What follows belongs to an exercise in optimizing a design on an open flow for small area; a production flow would make more cautious choices.
At most, simulation tests tie the RTL to the original design; equivalence was not proved.
Not every run is shown, and edits may drop behaviour that the tests do not exercise.
Only the layout flow was run in run 2; the RTL was not checked for function there.
Power figures rest on the tool's default switching activity, not on a simulated workload.

Fig. 1: run 1, register map, names as in the netlist
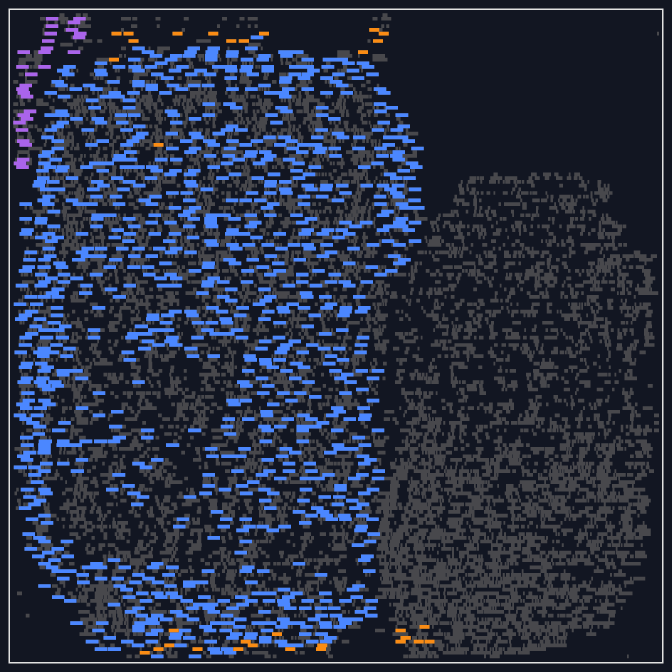
Fig. 2: run 1, cells by drive strength
Scale bar: 100 µm.
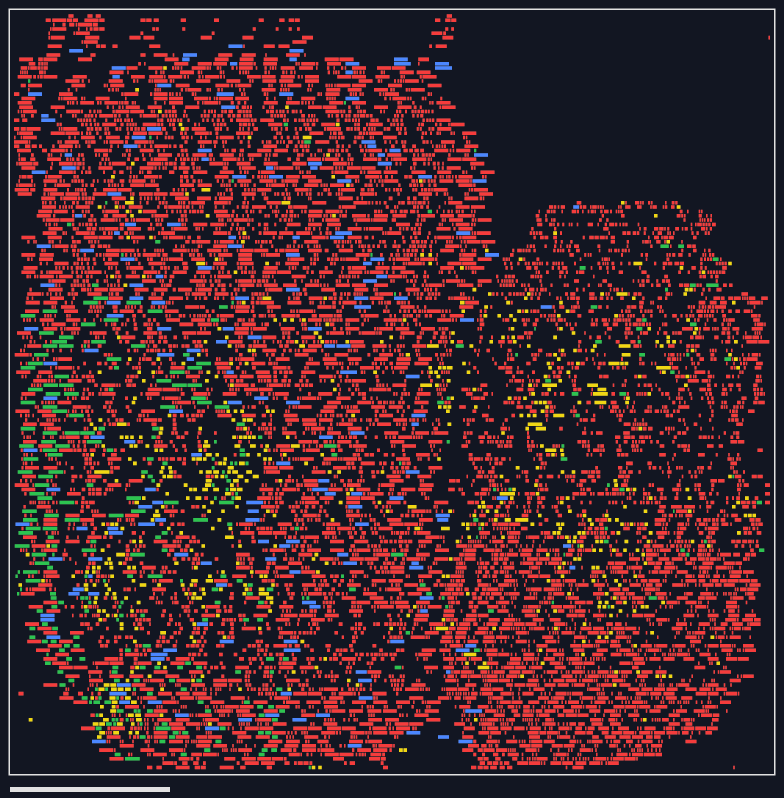
Fig. 3: run 1, wiring by layer
Scale bar: 100 µm.
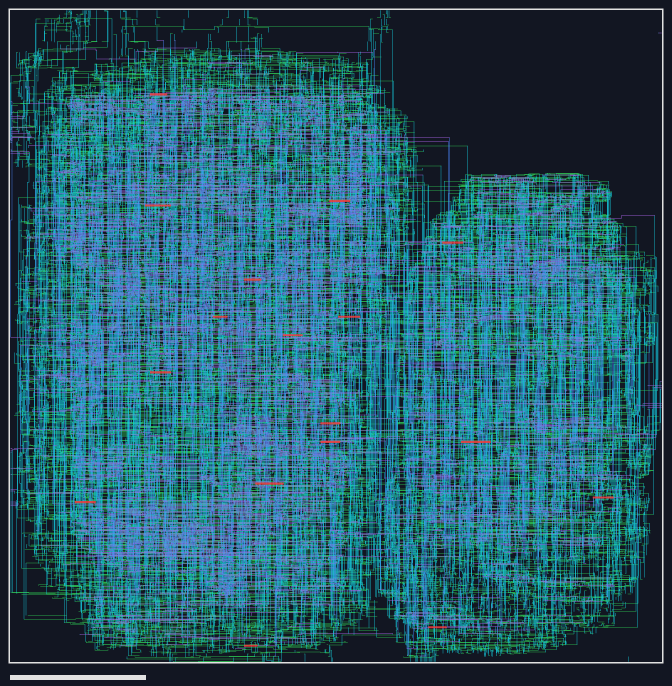
## flow/config.mk

```make
export PLATFORM = sky130hd
export DESIGN_NAME = PROCESSOR
export DESIGN_NICKNAME = PROCESSOR
export VERILOG_FILES = /design/flow/design.v
export SDC_FILE = /design/flow/constraint.sdc
export NUM_CORES = 8
export LEC_CHECK = 0
export CAP_MARGIN = 20
export CORE_MARGIN = 2
export CORE_UTILIZATION = 35
export SETUP_SLACK_MARGIN = 0.6
export SLEW_MARGIN = 20
```

## flow/constraint.sdc

```tcl
create_clock -name core_clock -period 21.0 [get_ports {clk}]
set_input_delay 4.2000 -clock core_clock [delete_from_list [all_inputs] [get_ports {clk}]]
set_output_delay 4.2000 -clock core_clock [all_outputs]
set_load 0.01 [all_outputs]
```

## flow/design.v

```verilog
module IMM_GEN(input [11:0] imm_in,output [31:0]imm_out); 
    assign imm_out = {{20{imm_in[11]}},imm_in[11:0]};  
endmodule
module ALU(input[31:0] A,B,
input [3:0]Opsel,
output reg [31:0] ALUop,
output zero_flag);
always @(*) begin
case (Opsel)
4'b0000: ALUop=A+B;  
4'b0001: ALUop=A-B;  
4'b0010: ALUop=A<<B;  
4'b0011: ALUop=A>>B;  
4'b0100: ALUop=(A<B) ? 1:0;  
4'b0101: ALUop=(A>B) ? 1:0;  
4'b0110: ALUop=A^B;  
4'b0111: ALUop=A<<<B;  
4'b1000: ALUop=A>>>B;  
4'b1001: ALUop=A&B;  
4'b1010: ALUop=A|B;  
4'b1011: ALUop=~(A&B);  
4'b1100: ALUop=~(A|B);  
4'B1101: ALUop=A*B;  
4'b1110: ALUop=A;  
default: ALUop =32'bx;  
endcase
end 
assign zero_flag=(ALUop == 0)? 1'b1 : 1'b0;  
endmodule
module REGISTER_MEM(input reg_write,clk,reset,
                    input [4:0] rs1,rs2,rd,
                    input [11:0] imm_in,
                    input [6:0] opcode,
                    input [31:0]write_data,
                    output [31:0]data1,
                    output [31:0] data2);
reg [31:0] reg_mem[31:0];
wire [31:0] imm_out;
IMM_GEN IMM_GEN1(.imm_in(imm_in),.imm_out(imm_out));
integer i;
always @(posedge clk or posedge reset) begin
    if (reset) begin
        for (i = 0; i < 32; i = i + 1) begin  
            reg_mem[i] <= i;
        end
    end 
    else if (reg_write) begin
        reg_mem[rd] <= write_data;  
    end
end
assign data1=reg_mem[rs1];
assign  data2 = (opcode==7'b0110011) ? reg_mem[rs2] : imm_out ;             
endmodule
module DATA_MEMORY(input clk,reset,reg_write,
                   input [4:0] rs1,rs2,rd,
                   input [6:0] opcode,
                   input [3:0]Opsel,
                   input [11:0] imm_in,
                   output zero_flag,
                   output reg [31:0] ALU_out);
wire [31:0] data1,data2,write_data;                   
REGISTER_MEM reg_mem1(.rs1(rs1),.rs2(rs2),.imm_in(imm_in),.rd(rd),.opcode(opcode),.reg_write(reg_write),.clk(clk),
                        .reset(reset),.write_data(write_data),.data1(data1),.data2(data2));
ALU ALU1(.A(data1),.B(data2),.Opsel(Opsel),.ALUop(write_data),.zero_flag(zero_flag));
always @(posedge clk) begin
        ALU_out <= write_data; 
    end
endmodule
module CONTROL_UNIT(input [6:0] funct7,
                    input [2:0] funct3,
                    input [6:0]opcode,
                    output reg reg_write,
                    output reg [3:0]Opsel);
always @(funct7 or funct3 or opcode) begin
    reg_write=1;  
    if (opcode==7'b0110011) begin
        reg_write=1;
        case (funct7)
            0:begin
                if (funct3==0)
                    Opsel=4'b0000;  
                else if (funct3==1)
                    Opsel=4'b0001;  
                else if (funct3==2)
                    Opsel=4'b1101;  
                else
                    Opsel=4'b0000;  
                end
            1:begin
                if (funct3==0)
                    Opsel=4'b0010;  
                else if (funct3==1)
                    Opsel=4'b0011;  
                else if (funct3==2) 
                    Opsel=4'b0111;  
                else if (funct3==3)
                    Opsel=4'b1000;  
                else
                    Opsel=4'b0000;  
                end
            2:begin
                if (funct3==0)
                    Opsel=4'b0100;  
                else if (funct3==1)
                    Opsel=4'b0101;  
                else
                    Opsel=4'b0000;  
                end
            3:begin
                if (funct3==0)
                    Opsel=4'b0110;  
                else if (funct3==1)
                    Opsel=4'b1001;  
                else if (funct3==2)
                    Opsel=4'b1010;  
                else if (funct3==3)
                    Opsel=4'b1011;  
                else if (funct3==4)
                    Opsel=4'b1100;  
                else
                    Opsel=4'b0000;  
                end
            default Opsel=4'b0000;  
        endcase
    end
    else if (opcode==7'b0010011) begin
        reg_write=1;
        case (funct3)
            0:begin
                Opsel=4'b0000;  
              end
            1:begin
                Opsel=4'b0100; 
              end
            2:begin
                Opsel=4'b1001; 
              end
            3:begin
                Opsel=4'b1010; 
              end 
            4:begin
                Opsel=4'b0110; 
              end
            5:begin
                Opsel=4'b0010; 
              end
            6:begin
                Opsel=4'b0011; 
              end
            7:begin
                Opsel=4'b1000; 
              end          
            default Opsel=4'b0000; 
        endcase
     end
     else begin
        Opsel=4'b1110;  
     end
end
endmodule
module INST_DECODE(input[31:0] instruction,
                   output reg_write, 
                   output [4:0]rs1,rs2,rd, 
                   output [6:0] opcode,
                   output [3:0] Opsel,
                   output [11:0]imm_out
                   );
wire [2:0]funct3;
wire [6:0]funct7;                   
assign funct7 = instruction[31:25];  
assign rs2 = instruction[24:20];  
assign rs1 = instruction[19:15];  
assign funct3 = instruction[14:12];  
assign rd = instruction[11:7];  
assign opcode = instruction[6:0];  
assign imm_out = instruction[31:20]; 
CONTROL_UNIT CONTROL_UNIT1(.funct7(funct7),.funct3(funct3),.opcode(opcode),.reg_write(reg_write),.Opsel(Opsel));
endmodule
module PC(input clk,reset, output reg [31:0] PCs);
always @(posedge clk or posedge reset) begin
    if (reset == 1) 
        PCs<=32'b0;  
    else
        if (PCs>=81)
            PCs<=32'b0;  
        else
            PCs<=PCs+4;  
    end
endmodule
module INST_FETCH(input clk, reset, input [31:0] imem_data, output [31:0] instruction, output [31:0] PCs);
assign instruction = imem_data;
PC PC1(.clk(clk),.reset(reset),.PCs(PCs));
endmodule
module PROCESSOR(input reset,clk, input [31:0] instr, output [31:0] pc, output reg zero_flag ,output reg [31:0]Write_data);
wire [31:0] instruction;
wire reg_write;
wire [4:0] rs1, rs2, rd;
wire [6:0] opcode;
wire [3:0]Opsel;
wire [11:0] imm_out;
wire [31:0]ALU_out;
wire zero_flags;
always @(*) begin 
    if (reset) begin
        Write_data <= 32'b0;
        zero_flag  <= 1;
    end
    else begin
        Write_data <= ALU_out;
        zero_flag  <= zero_flags;
    end 
end
INST_FETCH INST_FETCH1(.clk(clk),.reset(reset),.imem_data(instr),.instruction(instruction),.PCs(pc));
INST_DECODE INST_DECODE1(.instruction(instruction),.reg_write(reg_write),
                         .rs1(rs1),.rs2(rs2),.rd(rd),.opcode(opcode),.Opsel(Opsel),.imm_out(imm_out));
DATA_MEMORY DATA_MEMORY1(.rs1(rs1),.rs2(rs2),.rd(rd),.opcode(opcode),.Opsel(Opsel),
                        .imm_in(imm_out),.reg_write(reg_write),.clk(clk),.reset(reset),
                        .zero_flag(zero_flags),.ALU_out(ALU_out));                 
endmodule
```

## flow/run.sh

```bash
#!/bin/bash
# synth_recipe.tcl (not shown) runs the flow's synth.tcl, then flattens the netlist and writes it again
# the make line also repeats each setting of config.mk as NAME=value (left out here)
make -C /OpenROAD-flow-scripts/flow DESIGN_CONFIG=/design/flow/config.mk WORK_HOME=/design/flow/orfs CLKGATE_MAP_FILE= SYNTH_SCRIPT=/design/flow/synth_recipe.tcl finish
```

==> impl_summary.log, run 1 <==
INFO  metric critical_path.max_stage_delay = 0.81 ns
INFO  metric fp.dieArea = 228,800 µm²
INFO  metric crit_slowest_cell = a31oi_2
INFO  metric die_height = approximately 480 µm
INFO  metric cts_made_buffers = 111
INFO  metric tritoncts = yes
INFO  metric grt_max_degree = around 170
INFO  metric post_synth_most_frequent_cells = nand2_1, o21ai_0, dfrtp_1, nand3_1, clkbuf_1
INFO  metric arr_time_crit_path = 15.97 ns
INFO  metric hold-path-cell-count = 2
INFO  metric ys_async_sr_fraction = 97.05%
INFO  metric netlist_area = 78,750 µm²
INFO  metric instances_no_fill = 12,705
INFO  metric grt-ovfl-total = 0
INFO  metric final_area = 90,240 µm²
INFO  metric postCtsHoldBufs = 0
INFO  metric vdd_ir_drop_max = 0.2079 mV
INFO  metric width_of_the_chip = 478.3 µm
INFO  metric worst-r2r-setup-slack = between 9 and 10 ns
INFO  metric tightest_slew = 1.305 ns
INFO  metric totalPowerFinal = 9.787 mW
INFO  metric finish.utilization = 40.24%
INFO  metric first_global_vias = 80,122
INFO  metric outcome = timing/DRC/antenna clean
INFO  metric synth.largest_area_cell = dfrtp_1
INFO  metric crit_top_cell = fa_1
INFO  metric via_per_inst = 6.619
INFO  metric globalplace.congestion = 1.105
INFO  metric synthesis.area_per_instance = roughly 8.2 µm²
INFO  metric grt_antenna_before_repair = 60
INFO  metric timing.rr.start = DATA_MEMORY1.reg_mem1.reg_mem[3][17]$_DFFE_PP0N_
INFO  metric syn_inst = between 9,000 and 10,000
INFO  metric slew_viol_final = 0
INFO  metric worstHoldEndpoint = DATA_MEMORY1.reg_mem1.reg_mem[31][1]$_DFFE_PP1N_
INFO  metric worst-setup-path-type = in -> out
INFO  metric grt_first_pass_wirelength = 662,200 µm
INFO  metric firstDrtPassIters = 11
INFO  metric route.detailed.wl_per_inst = between 30 and 40 µm
INFO  metric synth.yosys.seq_area_share = around a third
INFO  metric power_density = 108.5 nW/µm²
INFO  metric max_clock_freq = about 50 MHz
INFO  metric design.final.nets = 10,241
INFO  metric crit_startpoint = instr[19]
INFO  metric synth_enable_flop_cells = 0
INFO  metric io_buffer_count = 96
INFO  metric wl_met1 = roughly 170,000 µm
INFO  metric floorplan.core_area = 224,200 µm²
INFO  metric number_of_nets_with_antenna_violations_after_detailed_routing = 0
INFO  metric leakage_component_of_the_power = 40.59 nW
INFO  metric number_of_unique_standard_cell_types_used_by_synthesis = 102
INFO  metric numClockSinks = between 1,000 and 1,500
INFO  metric start_util = 35.12%
INFO  metric critical_path.n_buffers_inverters = 15
INFO  metric worst_skew_pair.late_latency = between 0.8 and 0.9 ns
INFO  metric areaGrowthSynthToFinish = 14.59%
INFO  metric totalWireLength = 483,400 µm
INFO  metric unrepaired_setup_endpoints_after_global_routing = no
INFO  metric critical_path.top_delay_family = adder cells
INFO  metric timing.critical_path.to_type = primary output
INFO  metric timing.critical_path.fanout_max = 14
INFO  metric cap_viol_max_count = 0
INFO  metric r2r_depth = 37
INFO  metric placed_cells = 12,436
INFO  metric detail_route.iter0.violations = 14,503
INFO  metric dr_wl_met3 = between 60,000 and 70,000 µm
INFO  metric postPlaceCellArea = around 86,000 µm²
INFO  metric hold_violations = 0
INFO  metric drcViolationCount = 0
INFO  metric hpwl_dp = 339,000 µm
INFO  metric final_setup_viols = 0
INFO  metric ys_warn_count = 7
INFO  metric ctsRootBufferMaster = clkbuf_16
INFO  metric synth_top_cell_area_share = 30.95%
INFO  metric synth-main-ff-cell = dfrtp_1
INFO  metric synth_area_leaders = dfrtp_1, fa_1, nand2_1, o21ai_0, nand3_1
INFO  metric min-delay-start = DATA_MEMORY1.reg_mem1.reg_mem[31][1]$_DFFE_PP1N_
INFO  metric crit-reg2reg-capture = DATA_MEMORY1.reg_mem1.reg_mem[16][27]$_DFFE_PP0N_
INFO  metric cp-start-kind = input port
INFO  metric worstPathRequired = between 15 and 20 ns
INFO  metric worst_clock_skew = approximately 0.068 ns
INFO  metric synth_seq_cells = 1,086
INFO  metric clock_buffer_depth = 3
INFO  metric clock_tree.htree_level_count = 3
INFO  metric grtUsageTotal = 41.21%
INFO  metric part_of_the_cycle_the_worst_path_needs = 96.07%
INFO  metric period_needed = 20.17 ns
INFO  metric met2WireLength = between 150,000 and 200,000 µm
INFO  metric slew_headroom = 11.74%
INFO  metric min-delay-path-class = reg -> reg
INFO  metric placement_row_count = 174
INFO  metric vias = 84,098
INFO  metric synth.most_common_cell = nand2_1
INFO  metric maxUsedRoutingLayer = met5
INFO  metric ios = 99
INFO  metric layout-drive-gt1-share = 12.16%
INFO  metric register_clock_pin_slew_on_the_reported_worst_setup_and_hold_paths = 0.06 ns
Back to the opening pictures, Fig. 1:
| signal | color | sequential cells |
|---|---|---|
| INST_FETCH1.PC1.PCs | purple | 30 |
| DATA_MEMORY1.reg_mem1.reg_mem | blue | 1,024 |
| DATA_MEMORY1.ALU_out | orange | 32 |

Back to the opening pictures, Fig. 2:
| size | color | cells | share |
|---|---|---|---|
| drive 3 to 4 | yellow | 660 | 6.8% |
| drive 1 or less | red | 8,495 | 88% |
| drive 6 and up | blue | 193 | 2.0% |
| drive 2 | green | 323 | 3.3% |

Back to the opening pictures, Fig. 3:
| layer | color | wire length |
|---|---|---|
| met3 | purple | 62.7 mm |
| met5 | red | 231 µm |
| met2 | cyan | 199 mm |
| met4 | blue | 51.5 mm |
| met1 | green | 170 mm |

run 1: final cells by class:
type	count	area (µm²)
fill	22828	134000
clock inverter	50	716.9
tap	2992	3744
sequential	1086	27120
inverter	633	2397
timing repair buffer	675	5734
clock buffer	159	3201
antenna	42	105.1
multi-input combinational	7068	47230
run 1: logic make-up after synthesis:
logic type / after synthesis / share of synthesized area, %
other cells: 1 / 0.004762
xor+xnor: 109 / 1.212
simple gates: 3966 / 23.78
compound gates: 2187 / 17.37
flops: 1086 / 34.43
mux: 145 / 2.040
buf+inv: 1461 / 7.200
fa+ha+maj: 633 / 13.96
run 1: where the power goes:
group	leakage [nW]	switching [mW]	internal, mW
Combinational	24.4	3.03	1.69
Sequential	14.3	0.412	2.46
Clock	1.90	0.967	1.23
run 1: through the flow:
step | TNS (ns) | hold slack (ns) | setup WS [ns]
2_1_floorplan | -4.194 | 0.4522 | -4.194
3_3_place_gp | -0.7147 | 0.4754 | -0.7147
3_5_place_dp | -0.4379 | 0.4843 | -0.4379
4_1_cts | 0 | 0.4934 | 0.6076
5_1_grt | 0 | 0.5180 | 0.9617
6_report | 0 | 0.4932 | 0.8262
run 1: registers in the layout (all words and copies together) (netlist names):
register and cells:
DATA_MEMORY1.ALU_out 32, INST_FETCH1.PC1.PCs 30, DATA_MEMORY1.reg_mem1.reg_mem 1024
run 1: routing by layer:
layer  vias up  global-route usage [%]
met5         -                       0
met4        34                   35.01
met3      2340                   13.67
met2      7194                   59.35
met1     41054                   49.44
li1      33476                       -
run 1: cells in the final DEF (no fill, tap or decap), drive strengths merged, types with 222 or more instances in the layout:
master  netlist  layout
a22oi       336     336
inv         621     622
dfrtp       974     974
nand3       848     848
o21ai      1108    1108
nand2      1524    1524
ha          222     222
fa          410     410
nor2        576     577
and3        337     337
buf         167     587
nand4       264     264
run 1: what timing repair did:
action                                  CTS  global route
resized for setup                        31            25
buffers inserted                          6             8
gates cloned                              0             1
pin swaps                                 1             5
endpoints found under the setup margin    1             1
run 1: worst max path at each step:
stage | endpoint | slack [ns] | cells after the start
global route | zero_flag | 0.96 | 48
detailed placement | zero_flag | -0.44 | 42
global placement | zero_flag | -0.71 | 42
floorplan | zero_flag | -4.19 | 3
finish | zero_flag | 0.83 | 39
CTS | zero_flag | 0.61 | 40
run 1: tightest hold or removal path, cell delays in order, from the launching register on:
cell	delay, ns
dfstp_2	0.38
nand2_1	0.04
o21ai_0	0.06
## Run 2: large edit since run 1, in outline
flow/design.v: 219 -> 4273 lines; modules unchanged: 0
  PROCESSOR: edited, 26 -> 4235 lines
  c_a222oi: new, 3 lines
  c_a22oi: new, 3 lines
  c_fa: new, 4 lines
  c_ha: new, 4 lines
  c_mux2: new, 3 lines
  c_mux4: new, 3 lines
  c_nand2: new, 3 lines
  c_nand3: new, 3 lines
  c_nand4: new, 3 lines
  c_nor3: new, 3 lines
  c_xnor2: new, 3 lines
  c_xor2: new, 3 lines
  removed: IMM_GEN, ALU, REGISTER_MEM, DATA_MEMORY, CONTROL_UNIT, INST_DECODE, PC, INST_FETCH
==> module c_nand3 as of run 2 <==
module c_nand3(input A, B, C, output Y);
assign Y = ~(A&B&C);
endmodule
==> module c_mux4 as of run 2 <==
module c_mux4(input A0, A1, A2, A3, S0, S1, output X);
assign X = S1 ? (S0 ? A3 : A2) : (S0 ? A1 : A0);
endmodule
==> module c_nand4 as of run 2 <==
module c_nand4(input A, B, C, D, output Y);
assign Y = ~(A&B&C&D);
endmodule
==> module c_nor3 as of run 2 <==
module c_nor3(input A, B, C, output Y);
assign Y = ~(A|B|C);
endmodule
==> module c_ha as of run 2 <==
module c_ha(input A, B, output COUT, SUM);
assign COUT = A&B;
assign SUM = A^B;
endmodule
==> module c_a22oi as of run 2 <==
module c_a22oi(input A1, A2, B1, B2, output Y);
assign Y = ~((A1&A2)|(B1&B2));
endmodule
==> module c_nand2 as of run 2 <==
module c_nand2(input A, B, output Y);
assign Y = ~(A&B);
endmodule
==> module c_xnor2 as of run 2 <==
module c_xnor2(input A, B, output Y);
assign Y = ~(A^B);
endmodule
==> module c_a222oi as of run 2 <==
module c_a222oi(input A1, A2, B1, B2, C1, C2, output Y);
assign Y = ~((A1&A2)|(B1&B2)|(C1&C2));
endmodule
==> module c_mux2 as of run 2 <==
module c_mux2(input A0, A1, S, output X);
assign X = S ? A1 : A0;
endmodule
==> module c_fa as of run 2 <==
module c_fa(input A, B, CIN, output COUT, SUM);
assign COUT = (A&B)|(A&CIN)|(B&CIN);
assign SUM = A^B^CIN;
endmodule
==> module c_xor2 as of run 2 <==
module c_xor2(input A, B, output X);
assign X = A^B;
endmodule
==> flow/flow/run.sh (new file) <==
#!/bin/bash
# The standard layout flow with one change to synthesis: the design's c_<gate> leaf modules
# are mapped one-to-one onto the library cells of the same function (flow/map_cells.tcl, run as
# ORFS's SYNTH_CANONICALIZE_TCL hook) instead of being flattened and re-mapped by ABC.
set -euo pipefail
bash standard.sh SYNTH_CANONICALIZE_TCL="$PWD/flow/map_cells.tcl" finish > standard_flow.log 2>&1
==> flow/flow/map_cells.tcl (new file) <==
# Map the design's c_<gate> leaf modules one-to-one onto the sky130_fd_sc_hd cells of the same
# function and pin names, so that synthesis keeps them as they are.
foreach {c lib} {
  a222oi a222oi_1  a22oi a22oi_1  a21oi a21oi_1  o21ai o21ai_0
  nand2 nand2_1  nand3 nand3_1  nand4 nand4_1  nor2 nor2_1  nor3 nor3_1  nor4 nor4_1
  inv inv_1  xor2 xor2_1  xnor2 xnor2_1  mux2 mux2_1  mux2i mux2i_1  mux4 mux4_2
  fa fa_1  ha ha_1
} {
  yosys chtype -map c_$c sky130_fd_sc_hd__$lib
}
yosys hierarchy -top $::env(DESIGN_NAME)
==> flow/standard.sh (new file) <==
#!/bin/bash
# synth_recipe.tcl (not shown) runs the flow's synth.tcl, then flattens the netlist and writes it again
# the make line also repeats each setting of config.mk as NAME=value (left out here)
make -C /OpenROAD-flow-scripts/flow DESIGN_CONFIG=/design/flow/config.mk WORK_HOME=/design/flow/orfs CLKGATE_MAP_FILE= SYNTH_SCRIPT=/design/flow/synth_recipe.tcl "${@:-finish}"
removed: flow/run.sh
Fig. 4: run 2, path with the least slack
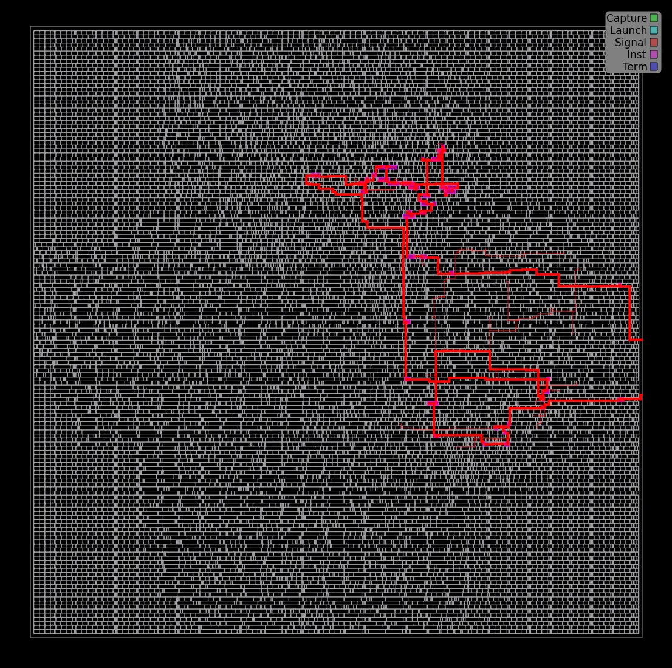
core occupancy in the finished layout: 42.06%
Worst Setup Slack, final: 0.9523 ns
number of cells in the finished layout apart from fillers: 6,698
post-route setup TNS: 0 ns

Fig. 5: run 2, pin placement
Scale bar: 100 µm. Pins as bars across the die edge, other pins in gray.
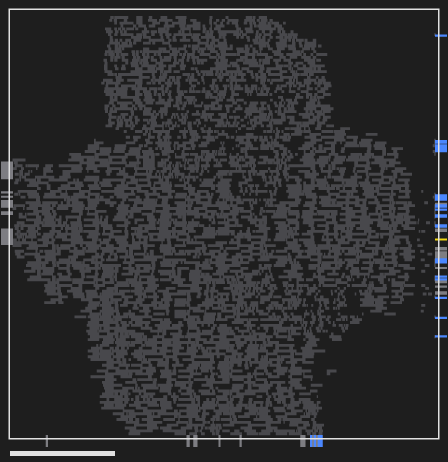
| port | color | pins | direction | edge |
|---|---|---|---|---|
| reset | yellow | 1 | input | east |
| pc | blue | 32 | output | 27 east, 5 south |

Fig. 6: run 2, cells by drive strength
Scale bar: 100 µm.
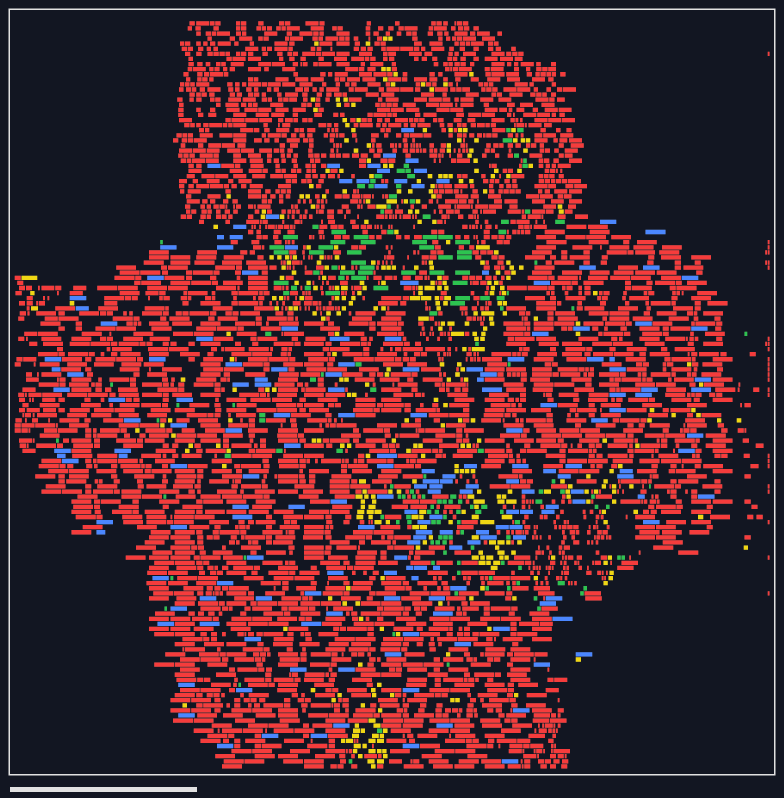
number of ordinary and repair buffers in the finished layout: 479
synth-to-layout area growth: 19.51%
final instance area: 68,380 µm²

==> run 2 against run 1 <==
Compared with the run above: sequential power shrank 8.7%; still clean on timing, DRC and antenna; maximum frequency grew 0.63%; register-to-register slack lost 0.55 ns; cell count shrank 47%; combinational power shrank about 80%.
==> impl_summary.log, run 2 <==
INFO  metric ctsRootBufferMaster = clkbuf_16
INFO  metric netlist_area = 57,220 µm²
INFO  metric firstDrtPassIters = 15
INFO  metric tritoncts = yes
INFO  metric grt_max_degree = 39
INFO  metric cap_viol_max_count = 0
INFO  metric grt-ovfl-total = 0
INFO  metric synth_seq_cells = 1,093
INFO  metric synth_area_leaders = edfxtp_1, a222oi_1, fa_1, xnor2_1, a22oi_1
INFO  metric clock_buffer_depth = 3
INFO  metric number_of_nets_with_antenna_violations_after_detailed_routing = 0
INFO  metric synth-main-ff-cell = edfxtp_1
INFO  metric synthesis.area_per_instance = 14.76 µm²
INFO  metric critical_path.max_stage_delay = between 0.5 and 0.6 ns
INFO  metric totalWireLength = 240,700 µm
INFO  metric outcome = timing/DRC/antenna clean
INFO  metric slew_headroom = a little under a quarter
INFO  metric number_of_unique_standard_cell_types_used_by_synthesis = 72
INFO  metric max_clock_freq = 49.88 MHz
INFO  metric synth.yosys.seq_area_share = 56.48%
INFO  metric fp.dieArea = approximately 170,000 µm²
INFO  metric post_synth_most_frequent_cells = edfxtp_1, a222oi_1, xnor2_1, a22oi_1, fa_1
INFO  metric cts_made_buffers = 105
INFO  metric detail_route.iter0.violations = between 10,000 and 15,000
INFO  metric unrepaired_setup_endpoints_after_global_routing = no
INFO  metric layout_commonest_cell = edfxtp_1
INFO  metric placement_row_count = about 150
INFO  metric cp-start-kind = input port
INFO  metric design.final.nets = 4,790
INFO  metric postCtsHoldBufs = 0
INFO  metric min-delay-path-class = reg -> reg
INFO  metric numClockSinks = between 1,000 and 1,500
INFO  metric critical_path.endpoint = zero_flag
INFO  metric period_needed = 20.05 ns
INFO  metric layout.cells.most_common_list = edfxtp_1, a222oi_1, buf_4
INFO  metric ys_async_sr_fraction = about 3.4%
INFO  metric synth.largest_area_cell = edfxtp_1
INFO  metric worst_clock_skew = 0.07525 ns
INFO  metric worst-setup-path-type = in -> out
INFO  metric crit_top_cell = fa_1
INFO  metric timing.critical_path.to_type = primary output
INFO  metric final_setup_viols = 0
INFO  metric register_clock_pin_slew_on_the_reported_worst_setup_and_hold_paths = 0.07 ns
INFO  metric timing.critical_path.fanout_max = 28
INFO  metric layout-drive-gt1-share = between 15 and 20%
INFO  metric postPlaceCellArea = 64,530 µm²
INFO  metric grt_antenna_before_repair = 16
INFO  metric synth_top_cell_area_share = 53.74%
INFO  metric width_of_the_chip = 408.3 µm
INFO  metric grtUsageTotal = about 28%
INFO  metric ios = between 90 and 100
INFO  metric die_height = 408.3 µm
INFO  metric io_buffer_count = 71
INFO  metric pre_cts_ws = 0.06810 ns
INFO  metric leakage_component_of_the_power = between 20 and 25 nW
INFO  metric via_per_inst = 6.912
INFO  metric fillerInstances = roughly 15,000
INFO  metric slew_viol_final = 0
INFO  metric clock_tree.htree_level_count = 3
INFO  metric synth_enable_flop_cells = 1,024
INFO  metric crit_startpoint = instr[23]
INFO  metric globalplace.congestion = 1.018
INFO  metric timing.rr.start = valid[23]$_DFF_PP0_
INFO  metric route.detailed.wl_per_inst = 35.94 µm
INFO  metric worst-r2r-setup-slack = 9.41 ns
INFO  metric placed_cells = 6,483
INFO  metric arr_time_crit_path = ~16 ns
INFO  metric worst_skew_pair.late_latency = ~0.74 ns
INFO  metric r2r_depth = 42
INFO  metric start_util = 35.19%
INFO  metric ys_warn_count = 1
INFO  metric hpwl_dp = 160,500 µm
INFO  metric vias = approximately 46,000
INFO  metric drcViolationCount = 0
INFO  metric totalPowerFinal = 5.421 mW
INFO  metric syn_inst = 3,877
INFO  metric first_global_vias = 44,191
INFO  metric vdd_ir_drop_max = between 0.06 and 0.07 mV
INFO  metric worstPathRequired = 16.80 ns
INFO  metric finalHoldWorstSlack = 0.5015 ns
INFO  metric grt_first_pass_wirelength = around 330,000 µm
INFO  metric floorplan.core_area = around 160,000 µm²
INFO  metric power_density = around 79 nW/µm²
INFO  metric tightest_slew = 1.148 ns
INFO  metric part_of_the_cycle_the_worst_path_needs = 95.47%
INFO  metric crit-reg2reg-capture = q0[0]$_DFFE_PP_
INFO  metric synth.most_common_cell = edfxtp_1
INFO  metric hold_violations = 0
INFO  metric crit_slowest_cell = clkdlybuf4s50_1
-- run 2: what timing repair did --
| item | CTS | global route |
|---|---|---|
| gates cloned | 0 | 6 |
| pin swaps | 7 | 21 |
| setup endpoints to repair | 1 | 1 |
| gates resized for setup | 21 | 47 |
| setup buffers | 0 | 6 |
-- run 2: worst max-delay path: cells and delay by family --
| kind | cells | cell delay (ns) |
|---|---|---|
| compound gates | 12 | 2.60 |
| xor+xnor | 1 | 0.15 |
| fa+ha+maj | 10 | 3.60 |
| buf+inv | 8 | 1.73 |
| simple gates | 15 | 3.53 |
-- run 2: logic make-up after synthesis --
kind of cell / Yosys count / synth area share [%]
simple gates: 751 / 6.881
fa+ha+maj: 328 / 10.27
buf+inv: 131 / 1.043
flops: 1093 / 56.48
compound gates: 1143 / 17.81
other cells: 1 / 0.006554
xor+xnor: 360 / 5.510
mux: 70 / 1.999
-- run 2: how the worst min path moves through the flow --
stage	from	to	slack, ns	cells past startpoint
5_1_grt	pcq[4]$_DFF_PP0_	pcq[3]$_DFF_PP0_	0.54	1
4_1_cts	pcq[4]$_DFF_PP0_	pcq[3]$_DFF_PP0_	0.50	1
2_1_floorplan	valid[1]$_DFF_PP0_	valid[1]$_DFF_PP0_	0.48	1
3_3_place_gp	pcq[4]$_DFF_PP0_	pcq[3]$_DFF_PP0_	0.49	1
3_5_place_dp	pcq[4]$_DFF_PP0_	pcq[3]$_DFF_PP0_	0.50	1
6_report	pcq[4]$_DFF_PP0_	pcq[3]$_DFF_PP0_	0.50	1
-- run 2: power by group --
group	internal, mW	switching [mW]
clock	1.01	0.851
sequential	2.57	0.0498
combinational	0.258	0.682
-- run 2: layout make-up --
| cell class | instances | area [µm²] | area share, % |
|---|---|---|---|
| well taps | 2175 | 2721 | 3.980 |
| clock inverters | 64 | 586.8 | 0.8581 |
| flip-flops and latches | 1093 | 32320 | 47.26 |
| repair buffers | 479 | 4597 | 6.722 |
| multi-input cells | 2679 | 25110 | 36.72 |
| diodes | 4 | 10.01 | 0.01464 |
| inverters | 70 | 262.8 | 0.3842 |
| clock buffers | 134 | 2776 | 4.060 |
-- run 2: metal layers --
| layer | global-route usage (%) | up-vias | routed length, µm |
|---|---|---|---|
| met5 | 0 | - | 70 |
| met4 | 12.32 | 12 | 12640 |
| met3 | 9.836 | 610 | 38190 |
| met2 | 39.62 | 4058 | 101000 |
| met1 | 37.17 | 23267 | 88820 |
| li1 | - | 18350 | - |

static timing again, ports no longer ideal:
Ports are ideal in the flow. The routed layouts listed here were re-timed in OpenROAD.
Step 1: set_driving_cell puts a clkbuf_16 on clk and a buf_2 on each other input, an assumption about the parent block.
Step 2 also shifts input and output timing later by t, the mid clock arrival at the registers, as if the neighbouring blocks saw the same clock.
a / b / c = ideal / step 1 / step 2; a / b = the first two.
run | shift t [ns] | setup WS [ns] | worst register clock-pin slew, ns | worst data-port slew with drivers (ns) | cell pins on the clock port's net
run 1 | 0.881 | 0.826 / 0.807 / 0.807 | 0.08 / 0.08 | 0.14 | 1
run 2 | 0.774 | 0.952 / 0.916 / 0.916 | 0.07 / 0.07 | 0.27 | 1
After both steps every run listed still meets setup and hold. The setup slack of run 2, which loses most, moves by -0.036 ns with the drivers and by -0.036 ns with both steps.
